This design comes from an exercise in tuning for small area, a short achievable clock period and few clock cycles on the open sky130 flow, not from production work. Function was checked by simulation only, so behaviour that the tests miss may differ from the original. Not every run is shown, and edits may drop behaviour that the tests do not exercise.

==> flow/design.v, too long to show whole: its modules and the start of the top module <==
// module MUL_STEP: 1042 lines
// module PADD: 34 lines
// module CPU_TOP: 501 lines
module CPU_TOP #(
    parameter DWidth = 32,
    parameter LbBits = 5,           
    parameter PfDist = 30           
)(
    input   logic                   clk_i,
    input   logic                   rst_ni,
    input   logic                   imem_ready_i,
    input   logic   [DWidth-1:0]    imem_rdata_i,
    output  logic   [DWidth-1:0]    imem_addr_o,
    output  logic                   imem_req_o,
    input   logic                   dmem_ready_i,
    input   logic   [DWidth-1:0]    dmem_rdata_i,
    output  logic   [DWidth-1:0]    dmem_wdata_o,
    output  logic   [DWidth-1:0]    dmem_addr_o,
    output  logic                   dmem_req_o,
    output  logic                   dmem_write_o
);
  // ...
==> flow/flow/run.sh <==
#!/bin/bash
# The standard ORFS layout (standard.sh), with its timing repair aiming for
# setup slack well beyond the design's clock period, so that the resizer
# sizes and buffers the design for a shorter clock than 26 ns. Ports are
# buffered with buf_4 (every input and output still gets its buffer). A hook
# at the end of global routing repairs max slew / max capacitance again after
# the timing repair (flow/post_grt.tcl).
set -euo pipefail
bash standard.sh SETUP_SLACK_MARGIN=20 \
  BUFFER_PORTS_ARGS="-buffer_cell sky130_fd_sc_hd__buf_4" \
  POST_GLOBAL_ROUTE_TCL="$PWD/flow/post_grt.tcl" \
  finish > standard_flow.log 2>&1
==> flow/flow/post_grt.tcl <==
# Hook run at the end of ORFS's global route step (POST_GLOBAL_ROUTE_TCL).
# The timing repair after global routing can leave a few nets over their
# max slew or max capacitance (for instance when it clones a gate onto a
# weak driver). Repair those nets again, as ORFS does before the timing
# repair, and re-legalise the placement and the global routes.
puts "post-GRT: repair_design after repair_timing"
report_check_types -max_slew -max_capacitance -violators
repair_design_helper
log_cmd global_route -start_incremental
log_cmd detailed_placement
log_cmd global_route -end_incremental \
  -congestion_report_file $::env(REPORTS_DIR)/congestion_post_grt_hook.rpt
log_cmd estimate_parasitics -global_routing
report_check_types -max_slew -max_capacitance -violators
==> flow/standard.sh <==
#!/bin/bash
# synth_recipe.tcl (not shown) runs the flow's synth.tcl, then flattens the netlist and writes it again
# the make line also repeats each setting of config.mk as NAME=value (left out here)
make -C /OpenROAD-flow-scripts/flow DESIGN_CONFIG=/design/flow/config.mk WORK_HOME=/design/flow/orfs CLKGATE_MAP_FILE= SYNTH_SCRIPT=/design/flow/synth_recipe.tcl "${@:-finish}"
==> flow/config.mk <==
export PLATFORM = sky130hd
export DESIGN_NAME = CPU_TOP
export DESIGN_NICKNAME = CPU_TOP
export VERILOG_FILES = /design/flow/design.v
export SDC_FILE = /design/flow/constraint.sdc
export NUM_CORES = 8
export LEC_CHECK = 0
export CAP_MARGIN = 20
export CORE_MARGIN = 2
export CORE_UTILIZATION = 40
export CTS_CLUSTER_DIAMETER = 50
export CTS_CLUSTER_SIZE = 20
export PLACE_DENSITY = 0.6
export SLEW_MARGIN = 20
==> flow/constraint.sdc <==
create_clock -name core_clock -period 26.0 [get_ports {clk_i}]
set_input_delay 5.2000 -clock core_clock [delete_from_list [all_inputs] [get_ports {clk_i}]]
set_output_delay 5.2000 -clock core_clock [all_outputs]
set_load 0.01 [all_outputs]
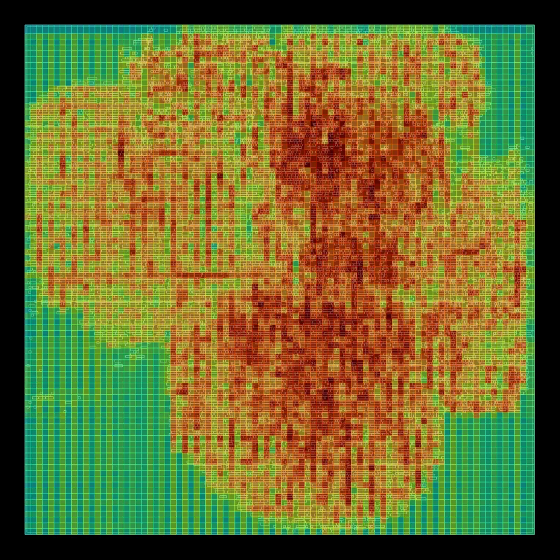
Figure 1: run 1, track usage over the die.
met1 Resource Use GR: 36.6%
layer with the highest usage: met2
met3 track demand over resource in global routing: 5.38%
All-Layer GR Usage: 28.1%
wire length per cell: 32.8 um

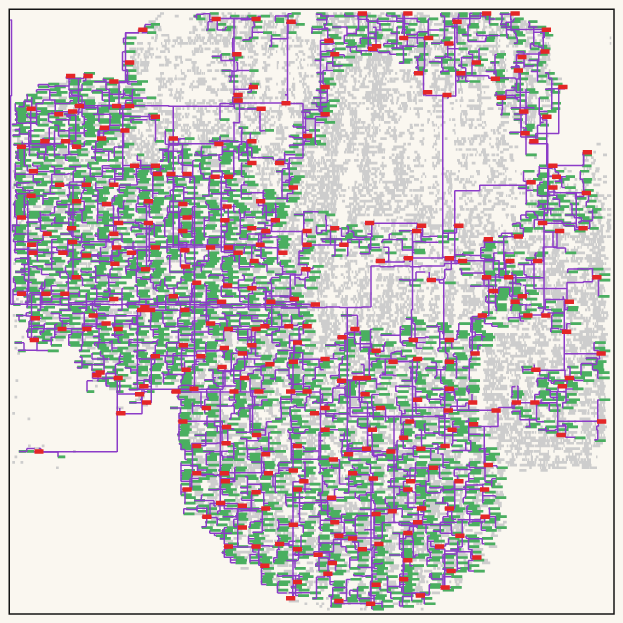
Figure 2: run 1, clock distribution.
(1 px per um)
[purple] clock wires | length: 34.0 mm
[red] clock-net drivers | count: 314
[green] flip-flops | count: 2680
routed clock nets: 315
clock latency reported for the late side of the worst-skew pair: 0.96 ns
clock tree skew after final layout: 0.0895 ns

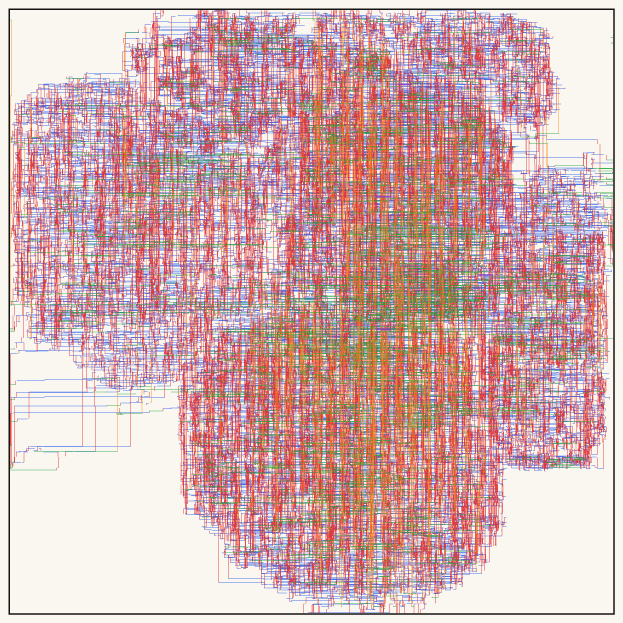
Figure 3: run 1, wiring by layer.
(1 px per um)
| color | layer | wire length |
|---|---|---|
| purple | M5 | 66.2 um |
| blue | M1 | 201 mm |
| orange | M4 | 39.1 mm |
| red | M2 | 235 mm |
| green | M3 | 47.5 mm |
Routed WL: 523 mm
total via count after detailed routing: 98.4k

==> impl_metrics.ini, run 1 <==
[sta]
setup_failing_eps_final = 0
final-max-slew-violation-count = 0
maxClockFrequency_mhz = 147
hold_viol = 0
fin_crit_sh_pct = 26.1
finalWorstPathRequiredPeriod_ns = 6.79
worstMarginPinSlew_ns = 1.21
slew_headroom_pct = 19.0
setup_total_negative_slack_ns = 0

[die]
die_area_sq_um = 364000
chipWidth_um = 603
placement_rows = 220
initial_utilization_pct = 40.1
design.portCount = 167
core_sq_um = 358000
chipHeight_um = 603

[worst_setup_path]
critical_path_buf_inv_count = 1
worst-r2r-cell-count = 28
crit_family = flip-flops
path_max_fanout = 2
cp_slowest_cell = sky130_fd_sc_hd__dfrtp_2
reg2reg_slack_ns = 19.60
worstPathCellList = buf_6
arrival_ns = 1.59
critical-path-max-stage-delay_ns = 0.47
cp-end-kind = primary output
criticalPathCategory = reg2out
launching_element_type_of_the_critical_path = register
cp.depth = 1
timing.critical_path.required_ns = 20.80

[place]
gp_routability_congestion = 0.981
number_of_cells_after_detailed_placement = 14900
placed_instance_area_sq_um = 151000
post-dp-hpwl_mm = 329
numPortBuffers = 162

[grt]
first_global_vias = 98000
met2_usage_grt_pct = 43.6
global_route.overflow_total = 0
grt_start_max_net_pins = 131
initial_antenna_violation_count = 24
first_pass_grt_wire_length_mm = 732

[synthesis]
postSynthCellCount = 10400
async_reset_ff_share_pct = 11.4
number_of_library_cell_types_mapped_by_synthesis = 130
total_standard_cell_area_after_synthesis_sq_um = 144000
ys_seq_area_share_pct = 54.7
post_synth_edffs = 2335
avgSynthCellArea_sq_um = 13.9
synth_warnings = 4
synth.ff_latch_count = 2680
ys_dominant_reg_cell = sky130_fd_sc_hd__edfxtp_1

[clock_tree]
cts.clk_slew.worst_paths_ns = 0.07
cts-htree-levels = 5
cts.repair.resized = 743
cts_root_buf = sky130_fd_sc_hd__clkbuf_16
post_cts_buffers = 274
cts_max_path_buffers = 4
cts_inserted_buffers = 314
cts_hold_repair.buffers = 0
cts_tree = built
cts.sink_count = 2680

[final_layout]
layout-drive-gt1-share_pct = 25.7
mostFrequentLayoutCells = sky130_fd_sc_hd__edfxtp_1 (2335), sky130_fd_sc_hd__nand2_1 (707), sky130_fd_sc_hd__mux4_2 (706), sky130_fd_sc_hd__buf_4 (553), sky130_fd_sc_hd__inv_1 (468)
layout-area-overhead-vs-synth_pct = 19.0
num-nets-final = 11600
layout.cells.non_filler = 15900
largest_register_ffs = 992
layout.cells.most_common = sky130_fd_sc_hd__edfxtp_1
finish.instance_area_sq_um = 171000
fillCellCount = 30900

[route]
drtAntennaViolNets = 0
drc = 0
drt_pre_antenna_iters = 9
drt_iter0_drc = 12500
route.detailed.vias_per_inst = 6.17

[min_path]
holdPathStages = 0
worstHoldPathType = reg2reg

[run]
maxCapViolations = 0

[outcome]
result_of_the_run = timing/DRC/antenna clean
Testbench counts for the RTL of run 1, summed over its fixed seeds: cycles 174,517.
## run 1: per-stage QoR
step	util (%)	hold slack (ns)	setup slack (ns)
after floorplan	-	0.400	19.53
after global placement	42.0	0.424	15.76
final	47.7	0.450	19.21
after detailed placement	42.1	0.430	15.71
after CTS	47.1	0.444	19.16
## run 1: synthesized netlist by cell type, types with 300 or more instances
cell type,instances,area [sq um]
sky130_fd_sc_hd__xnor2_1,302,2650
sky130_fd_sc_hd__inv_1,486,1820
sky130_fd_sc_hd__edfxtp_1,2335,70100
sky130_fd_sc_hd__clkbuf_1,369,1390
sky130_fd_sc_hd__ha_1,300,3750
sky130_fd_sc_hd__a21oi_1,392,1960
sky130_fd_sc_hd__nand2_1,720,2700
sky130_fd_sc_hd__mux2i_1,444,4440
sky130_fd_sc_hd__fa_1,323,6470
sky130_fd_sc_hd__o21ai_0,359,1800
sky130_fd_sc_hd__nor2_1,558,2090
sky130_fd_sc_hd__dfrtp_1,305,7630
sky130_fd_sc_hd__mux4_2,706,15900
## run 1: layout make-up
type	count	area [sq um]	area share [%]
antenna	5	12.5	0.00732
clock buffer	343	8220	4.81
clock inverter	234	2840	1.66
inverter	496	2010	1.17
multi-input combinational	6542	63700	37.3
sequential	2680	78600	46.0
tap	4773	5970	3.49
timing repair buffer	871	9570	5.60
timing repair inverter	2	27.5	0.0161
## run 1: cell families (layout without fill, tap and decap cells)
family	after synthesis	after routing	synth area share, %
multiplexers	1288	1288	15.4
AO/OA/AOI/OAI	1794	1795	8.36
adder cells (fa/ha/maj)	623	623	7.11
AND/OR/NAND/NOR	2339	2340	7.90
flip-flops	2680	2680	54.7
other	1	7	0.00261
XOR/XNOR	494	494	3.01
buffers and inverters	1142	1946	3.57
## run 1: routing by layer
metal | part of all wire [%] | wire length (um)
met5 | 0.013 | 66
met2 | 45 | 235000
met3 | 9.1 | 47500
met1 | 38 | 201000
met4 | 7.5 | 39100
==> inputs of run 2 (changes only) <==
--- a/flow/config.mk
+++ b/flow/config.mk
@@ -8,7 +8,8 @@
 export CAP_MARGIN = 20
 export CORE_MARGIN = 2
 export CORE_UTILIZATION = 40
-export CTS_CLUSTER_DIAMETER = 50
-export CTS_CLUSTER_SIZE = 20
+export CTS_CLUSTER_DIAMETER = 60
+export CTS_CLUSTER_SIZE = 25
 export PLACE_DENSITY = 0.6
 export SLEW_MARGIN = 20
+export TNS_END_PERCENT = 20
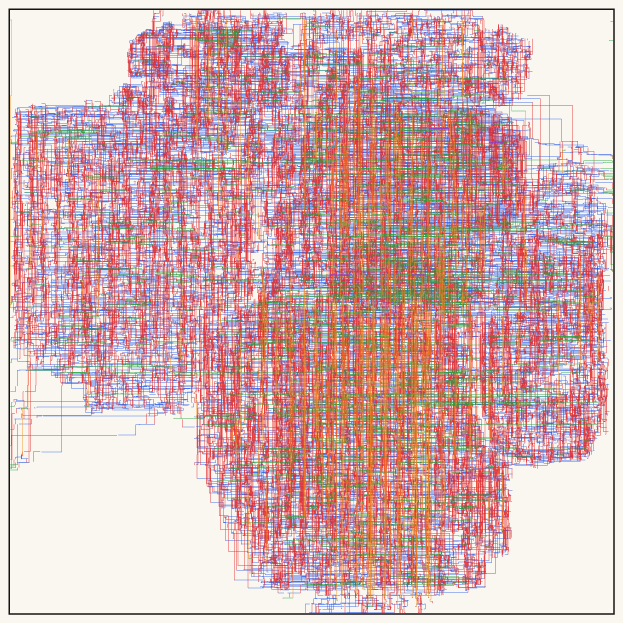
Figure 4: run 2, wiring by layer.
(1 px per um)
| color | layer | wire length |
|---|---|---|
| blue | M1 | 200 mm |
| red | M2 | 233 mm |
| green | M3 | 45.8 mm |
| orange | M4 | 35.2 mm |
| purple | M5 | 72.7 um |
total via count after detailed routing: 97.2k
wire length per cell: 32.9 um
All-Layer GR Usage: 27.7%
Routed WL: 513 mm

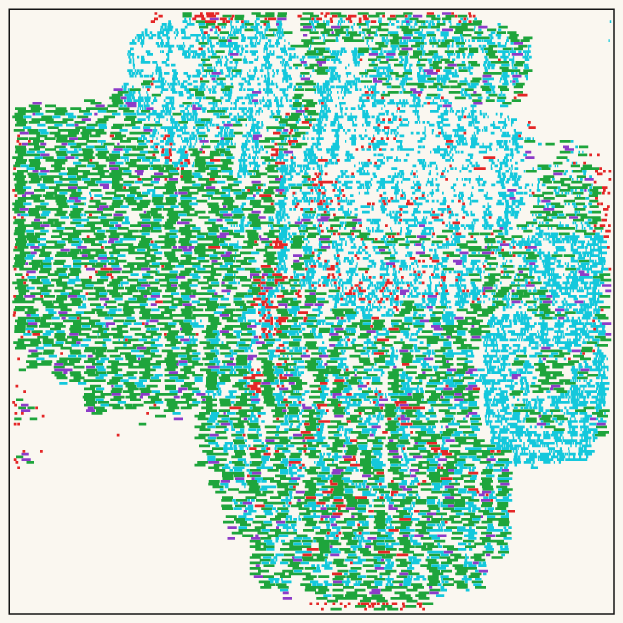
Figure 5: run 2, placed cells, one color a class.
(1 px per um)
| color | class | cells | share of their area |
|---|---|---|---|
| red | remaining buffers and delay cells | 690 | 4.5% |
| cyan | remaining logic cells | 7039 | 41% |
| purple | clock drivers and dummy loads | 431 | 5.3% |
| green | registers | 2680 | 50% |
fraction of standard cell area that is sequential: 47.8%
placeable core region: 358000 sq um
core occupancy in the finished layout: 45.9%

==> run 2 against run 1 <==
Effect of this change:
- final cell count decreased by 2.0%
- still clean on timing, DRC and antenna
- global-route usage shrank 0.37 points
- setup slack got worse by 0.046 ns
- flip-flop and latch count is the same
==> impl_metrics.ini, run 2 <==
[outcome]
result_of_the_run = timing/DRC/antenna clean

[final_layout]
fillCellCount = 31300
mostFrequentLayoutCells = sky130_fd_sc_hd__edfxtp_1 (2335), sky130_fd_sc_hd__nand2_1 (713), sky130_fd_sc_hd__mux4_2 (706), sky130_fd_sc_hd__buf_4 (530), sky130_fd_sc_hd__nor2_1 (477)
layout-drive-gt1-share_pct = 21.9
ff_latch_area_sq_um = 78600
multi_input_comb_area_sq_um = 62300
layout-area-overhead-vs-synth_pct = 14.5
finish.instance_area_sq_um = 165000
layout.cells.most_common = sky130_fd_sc_hd__edfxtp_1
largest_register_ffs = 992

[die]
die_area_sq_um = 364000
design.portCount = 167
placement_rows = 220
initial_utilization_pct = 40.1

[sta]
final-max-slew-violation-count = 0
worstMarginPinSlew_ns = 1.29
hold_viol = 0
setup_ws_ns = 19.16
final.setup_skew_ns = 0.0778
finalWorstPathRequiredPeriod_ns = 6.84
setup_total_negative_slack_ns = 0
fin_crit_sh_pct = 26.3
maxClockFrequency_mhz = 146
slew_headroom_pct = 13.3
setup_failing_eps_final = 0

[clock_tree]
cts_tree = built
cts.clk_slew.worst_paths_ns = 0.07
insertion_delay_ns = 0.99
cts_root_buf = sky130_fd_sc_hd__clkbuf_16
post_cts_buffers = 195
cts_max_path_buffers = 4
cts.repair.resized = 429
cts.sink_count = 2680
cts-htree-levels = 4

[synthesis]
synth_top_cell_area_share_pct = 48.8
postSynthCellCount = 10400
total_standard_cell_area_after_synthesis_sq_um = 144000
netlist_top_cells_count = sky130_fd_sc_hd__edfxtp_1 (2335), sky130_fd_sc_hd__nand2_1 (720), sky130_fd_sc_hd__mux4_2 (706), sky130_fd_sc_hd__nor2_1 (558), sky130_fd_sc_hd__inv_1 (486)
synth_warnings = 4
synthDominantAreaCellType = sky130_fd_sc_hd__edfxtp_1
post_synth_edffs = 2335
synth.ff_latch_count = 2680
async_reset_ff_share_pct = 11.4
avgSynthCellArea_sq_um = 13.9
number_of_library_cell_types_mapped_by_synthesis = 130
ys_seq_area_share_pct = 54.7
synth.top_cells.by_area = sky130_fd_sc_hd__edfxtp_1 (49%), sky130_fd_sc_hd__mux4_2 (11%), sky130_fd_sc_hd__dfrtp_1 (5.3%), sky130_fd_sc_hd__fa_1 (4.5%), sky130_fd_sc_hd__mux2i_1 (3.1%)

[worst_setup_path]
worst-r2r-cell-count = 23
crit_family = flip-flops
critical_path_buf_inv_count = 1
timing.critical_path.required_ns = 20.80
criticalPathCategory = reg2out
launching_element_type_of_the_critical_path = register
reg2reg_slack_ns = 19.46
path_max_fanout = 2
arrival_ns = 1.64
cp-end-kind = primary output
cp.depth = 1
critical-path-max-stage-delay_ns = 0.52

[grt]
first_pass_grt_wire_length_mm = 724
grt_start_max_net_pins = 120
global_route.overflow_total = 0
initial_antenna_violation_count = 30
first_global_vias = 96500

[min_path]
holdPathStages = 0
worstHoldPathType = reg2reg

[place]
placed_instance_area_sq_um = 151000
gp_routability_congestion = 0.974
placement.setup.worst_slack_ns = 15.92
post-dp-hpwl_mm = 327

[route]
drt_iter0_drc = 12700
drtAntennaViolNets = 0
drt_pre_antenna_iters = 6
route.detailed.vias_per_inst = 6.22
[run 2: cell counts after synthesis]
Identical to the previous run, type by type.
[run 2: logic make-up (layout without fill, tap and decap cells)]
| group | Yosys count | after routing | share of synthesized area, % |
|---|---|---|---|
| flip-flops | 2680 | 2680 | 54.7 |
| AND/OR/NAND/NOR | 2339 | 2340 | 7.90 |
| AO/OA/AOI/OAI | 1794 | 1794 | 8.36 |
| multiplexers | 1288 | 1288 | 15.4 |
| buffers and inverters | 1142 | 1619 | 3.57 |
| adder cells (fa/ha/maj) | 623 | 623 | 7.11 |
| XOR/XNOR | 494 | 494 | 3.01 |
| other | 1 | 11 | 0.00261 |
[run 2: area by class of cell]
class                      instances  area share (%)
clock inverter                   181            1.47
antenna                            9          0.0137
multi-input combinational       6541            37.9
sequential                      2680            47.8
inverter                         496            1.19
clock buffer                     250            3.64
tap                             4773            3.63
timing repair buffer             690            4.38
timing repair inverter             2          0.0106
[run 2: through the flow]
stage,hold slack [ns],instances,utilization (%)
after floorplan,0.400,10400,-
after global placement,0.406,14900,42.0
after detailed placement,0.426,14900,42.0
after CTS,0.437,15600,45.7
final,0.437,15600,45.9
[run 2: metal layers]
metal | up-vias | routed length [um] | share of wire (%) | global-route usage [%]
met2 | 5405 | 233000 | 45 | 43.1
met1 | 50500 | 200000 | 39 | 37.0
li1 | 40200 | - | - | -
met3 | 1148 | 45800 | 8.9 | 4.58
met4 | 10 | 35200 | 6.9 | 15.9
met5 | - | 72 | 0.014 | 0
==> inputs of run 3 (changes only) <==
--- a/flow/design.v
+++ b/flow/design.v
@@ -1134,24 +1134,27 @@
     assign pf_next =                  (d_ra < PfDist - 1) && (!loop_v || d_ls < (1 << LbBits) - 1);
     assign imem_req_o  = ireq;
     assign imem_addr_o = {ra, 2'b00};
+    logic               ra_new, ra_keep, ireq_upd;
+    assign ra_new   = !restart && ready;
+    assign ra_keep  = !restart && !ready;
+    assign ireq_upd = !ireq || imem_ready_i;
+    always_ff @(posedge clk_i) begin
+        ra   <= {30{rst_ni}} & (({30{restart}} & fpc) | ({30{ra_new}} & hi_inc)
+                                | ({30{ra_keep}} & ra));
+        ireq <= rst_ni && (restart || (ireq_upd && (imem_ready_i ? pf_next : pf_this))
+                                   || (!ireq_upd && ireq));
+    end
     always_ff @(posedge clk_i or negedge rst_ni) begin
         if (!rst_ni) begin
-            ra    <= '0;
             hi    <= '0;
             cnt   <= '0;
-            ireq  <= 1'b0;
             rdy_q <= 1'b0;
         end else if (restart) begin
-            ra    <= fpc;
             hi    <= fpc;
             cnt   <= '0;
-            ireq  <= 1'b1;
             rdy_q <= 1'b0;
         end else begin
             rdy_q <= ready;
-            if (ready) ra <= hi_inc;
-            if (!ireq || imem_ready_i)
-                ireq <= imem_ready_i ? pf_next : pf_this;
             if (rdy_q) begin
                 hi  <= hi_inc;
                 cnt <= cnt[LbBits] ? cnt : cnt + 1'b1;
@@ -1450,12 +1453,10 @@
     assign st_data   = f3[1] ? rv2 : f3[0] ? {{16{rv2[15]}}, rv2[15:0]} : {{24{rv2[7]}}, rv2[7:0]};
     always_ff @(posedge clk_i or negedge rst_ni) begin
         if (!rst_ni) begin
-            dreq    <= 1'b0;
             ld_pend <= 1'b0;
             q_v     <= 1'b0;
         end else if (mem_issue) begin
             if (to_port) begin
-                dreq    <= 1'b1;
                 ld_pend <= is_ld;
             end else begin
                 q_v     <= 1'b1;
@@ -1465,25 +1466,19 @@
                 ld_pend <= !q_we;
                 q_v     <= 1'b0;
             end else begin
-                dreq    <= 1'b0;
                 ld_pend <= 1'b0;
             end
         end
     end
-    always_ff @(posedge clk_i or negedge rst_ni) begin
-        if (!rst_ni) begin
-            daddr  <= '0;
-            dwe    <= 1'b0;
-            dwdata <= '0;
-        end else if (mem_issue && to_port) begin
-            daddr  <= addsub[31:0];
-            dwe    <= is_st;
-            dwdata <= st_data;
-        end else if (dmem_ready_i && q_v) begin
-            daddr  <= q_addr;
-            dwe    <= q_we;
-            dwdata <= q_wdata;
-        end
+    logic           d_ld_ex, d_ld_q, d_keep;
+    assign d_ld_ex = mem_issue && to_port;
+    assign d_ld_q  = dmem_ready_i && q_v;
+    assign d_keep  = !d_ld_ex && !d_ld_q;
+    always_ff @(posedge clk_i) begin
+        dreq   <= rst_ni && (mem_issue || d_ld_q || (!dmem_ready_i && dreq));
+        daddr  <= ({32{d_ld_ex}} & addsub[31:0]) | ({32{d_ld_q}} & q_addr)  | ({32{d_keep}} & daddr);
+        dwdata <= ({32{d_ld_ex}} & st_data)      | ({32{d_ld_q}} & q_wdata) | ({32{d_keep}} & dwdata);
+        dwe    <= (d_ld_ex && is_st) || (d_ld_q && q_we) || (d_keep && dwe);
     end
     always_ff @(posedge clk_i) begin
         if (mem_issue && to_port) begin
==> flow/run.sh (new file) <==
#!/bin/bash
# synth_recipe.tcl (not shown) runs the flow's synth.tcl, then flattens the netlist and writes it again
# the make line also repeats each setting of config.mk as NAME=value (left out here)
make -C /OpenROAD-flow-scripts/flow DESIGN_CONFIG=/design/flow/config.mk WORK_HOME=/design/flow/orfs CLKGATE_MAP_FILE= SYNTH_SCRIPT=/design/flow/synth_recipe.tcl finish
--- a/flow/config.mk
+++ b/flow/config.mk
@@ -11,5 +11,5 @@
 export CTS_CLUSTER_DIAMETER = 60
 export CTS_CLUSTER_SIZE = 25
 export PLACE_DENSITY = 0.6
+export SETUP_SLACK_MARGIN = 5
 export SLEW_MARGIN = 20
-export TNS_END_PERCENT = 20
removed: flow/flow/run.sh
removed: flow/flow/post_grt.tcl
removed: flow/standard.sh
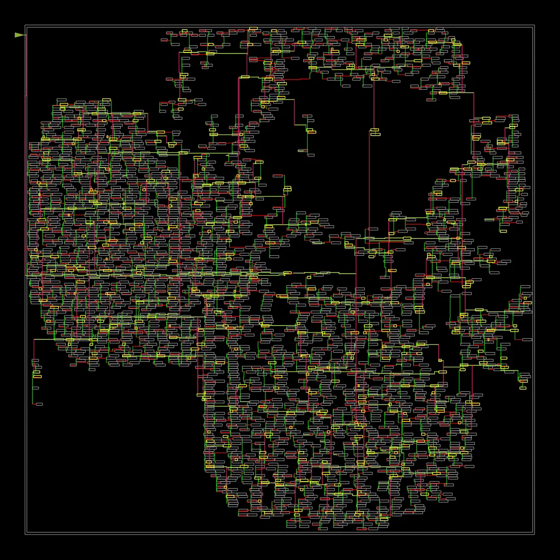
Figure 6: run 3, clock routing.
final-layout clock buffer total: 240
Seq Cell Count: 2680
Inserted Clock Buffers: 221
clock tree skew after final layout: 0.0945 ns

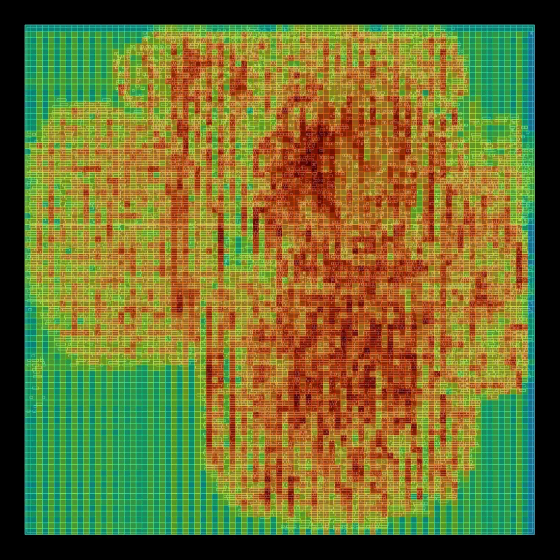
Figure 7: run 3, track usage over the die.
met2 Usage GRT: 41.9%
core occupancy in the finished layout: 44.7%

==> run 3 against run 2 <==
Effect of this change:
- via count down 1.3%
- clock-buffer cell count decreased by 10
- critical path depth rose by 25
- sequential share of layout area is 1.3 points higher
- still clean on timing, DRC and antenna
- core utilization fell by 1.2 points
- highest routed layer unchanged
- maximum frequency is 36% lower
- register-to-register slack worse by 4.2 ns
- flip-flop and latch count unchanged
- first-iteration DRC count is 4.5% lower
==> impl_metrics.ini, run 3 <==
[worst_setup_path]
crit_family = compound AO/OA/AOI/OAI gates
launching_element_type_of_the_critical_path = register
criticalPathCategory = reg2reg
reg2reg_slack_ns = 15.24
arrival_ns = 11.33
critical_path_buf_inv_count = 4
worst-r2r-cell-count = 26
cp.depth = 26
path_max_fanout = 57
cp-end-kind = register
critical-path-max-stage-delay_ns = 0.94
timing.critical_path.required_ns = 26.58

[place]
placement.setup.worst_slack_ns = 15.66
gp_routability_congestion = 0.989
post-dp-hpwl_mm = 338

[clock_tree]
post_cts_buffers = 0
insertion_delay_ns = 0.98
cts_tree = built
cts_root_buf = sky130_fd_sc_hd__clkbuf_16
cts.sink_count = 2680
cts.clk_slew.worst_paths_ns = 0.09
cts-htree-levels = 4
cts_max_path_buffers = 4
cts.repair.resized = 0

[synthesis]
postSynthCellCount = 10500
synth_warnings = 4
total_standard_cell_area_after_synthesis_sq_um = 143000
number_of_library_cell_types_mapped_by_synthesis = 104
synth.ff_latch_count = 2680
synth_top_cell_area_share_pct = 49.2
async_reset_ff_share_pct = 7.76
avgSynthCellArea_sq_um = 13.6
post_synth_edffs = 2335
synth.top_cells.by_area = sky130_fd_sc_hd__edfxtp_1 (49%), sky130_fd_sc_hd__mux4_2 (11%), sky130_fd_sc_hd__fa_1 (4.5%), sky130_fd_sc_hd__dfrtp_1 (3.7%), sky130_fd_sc_hd__mux2i_1 (2.9%)

[route]
route.detailed.vias_per_inst = 6.18
drtAntennaViolNets = 0
wire_length_per_cell_um = 32.4
drt_pre_antenna_iters = 9
drt_iter0_drc = 12100
num_vias = 95900
detail_route.wirelength_mm = 503

[grt]
grt_start_max_net_pins = 120
grtUsageTotal_pct = 27.3
initial_antenna_violation_count = 32
first_pass_grt_wire_length_mm = 710
first_global_vias = 95000

[final_layout]
layout.cells.most_common = sky130_fd_sc_hd__edfxtp_1
largest_register_ffs = 992
layout-drive-gt1-share_pct = 16.0
fillCellCount = 31600
mostFrequentLayoutCells = sky130_fd_sc_hd__edfxtp_1 (2335), sky130_fd_sc_hd__nand2_1 (769), sky130_fd_sc_hd__mux4_2 (694), sky130_fd_sc_hd__nor2_1 (525), sky130_fd_sc_hd__inv_1 (482)

[sta]
hold-worst-slack_ns = 0.438
final-max-slew-violation-count = 0
maxClockFrequency_mhz = 93.0
hold_viol = 0
setup_failing_eps_final = 0
slew_headroom_pct = 15.4
setup_total_negative_slack_ns = 0
fin_crit_sh_pct = 41.4
setup_ws_ns = 15.24
worstMarginPinSlew_ns = 1.23
finalWorstPathRequiredPeriod_ns = 10.76

[die]
die_area_sq_um = 361000
design.portCount = 167
placement_rows = 219
core_sq_um = 355000
initial_utilization_pct = 40.1

[min_path]
worstHoldPathType = reg2reg
holdPathStages = 0

[run]
maxCapViolations = 0

[outcome]
result_of_the_run = timing/DRC/antenna clean
Testbench counts for the RTL of run 3, summed over its fixed seeds: cycles 174,517.
-- run 3: logic make-up (layout without fill, tap and decap cells) --
family                     Yosys count  in the layout  synth area share, %
muxes                             1216           1216                 14.9
and+or+nand+nor                   2455           2455                 8.19
AOI/OAI and AO/OA                 1864           1864                 8.62
xor gates and xnor gates           495            495                 3.04
other                                1             14              0.00263
adders and majority gates          623            623                 7.17
DFF                               2680           2680                 54.7
buffers and inverters             1143           1414                 3.28
-- run 3: cell type report --
| type | count | area, sq um | area share, % |
|---|---|---|---|
| repair buffers | 509 | 4310 | 2.71 |
| diodes | 12 | 30.0 | 0.0189 |
| clock inverters | 173 | 2320 | 1.46 |
| well taps | 4751 | 5940 | 3.74 |
| clock buffers | 240 | 5690 | 3.57 |
| flip-flops and latches | 2680 | 78100 | 49.1 |
| multi-input cells | 6655 | 60800 | 38.2 |
| inverters | 492 | 1850 | 1.16 |
-- run 3: layer usage --
layer	vias to the layer above	GRT usage [%]	part of all wire, %
met5	-	0	0.019
met4	10	15.5	6.7
met3	1056	4.60	8.5
met2	4972	41.9	45
met1	49800	36.7	40
li1	40100	-	-
-- run 3: per-stage QoR --
step,cell area [sq um],std cells,utilization (%)
2_1_floorplan,143000,10500,-
3_3_place_gp,151000,15100,42.4
3_5_place_dp,151000,15100,42.5
4_1_cts,159000,15500,44.7
5_1_grt,159000,15500,44.7
6_report,159000,15500,44.7

## afterwards: timing with drivers on the ports
The flow's constraints put no driver on any port. The routed layouts listed below were extracted and timed again, unchanged, in two steps. Step 1 sets driving cells, clkbuf_16 on the clock port and buf_2 on the other inputs (assumed; they add their load-dependent delay and slew). Step 2 also shifts input and output timing later by t, the mid clock arrival at the registers, as if the neighbouring blocks saw the same clock. Three values: ideal, step 1, step 2; two values: the first two.
run	t, ns	setup WS [ns]	worst setup path at the end	clock arrival spread, ns	pins driven straight from the clock port
run 1	1.025	19.211 / 19.106 / 19.141	input to register	0.090 / 0.090	1
run 2	1.059	19.165 / 19.059 / 18.797	input to register	0.078 / 0.078	1
run 3	1.042	15.243 / 15.243 / 15.243	register to register	0.095 / 0.095	1
After both steps every run listed still meets setup and hold. For run 2, which loses most, drivers alone change the setup slack by -0.106 ns; drivers and shift together by -0.368 ns.
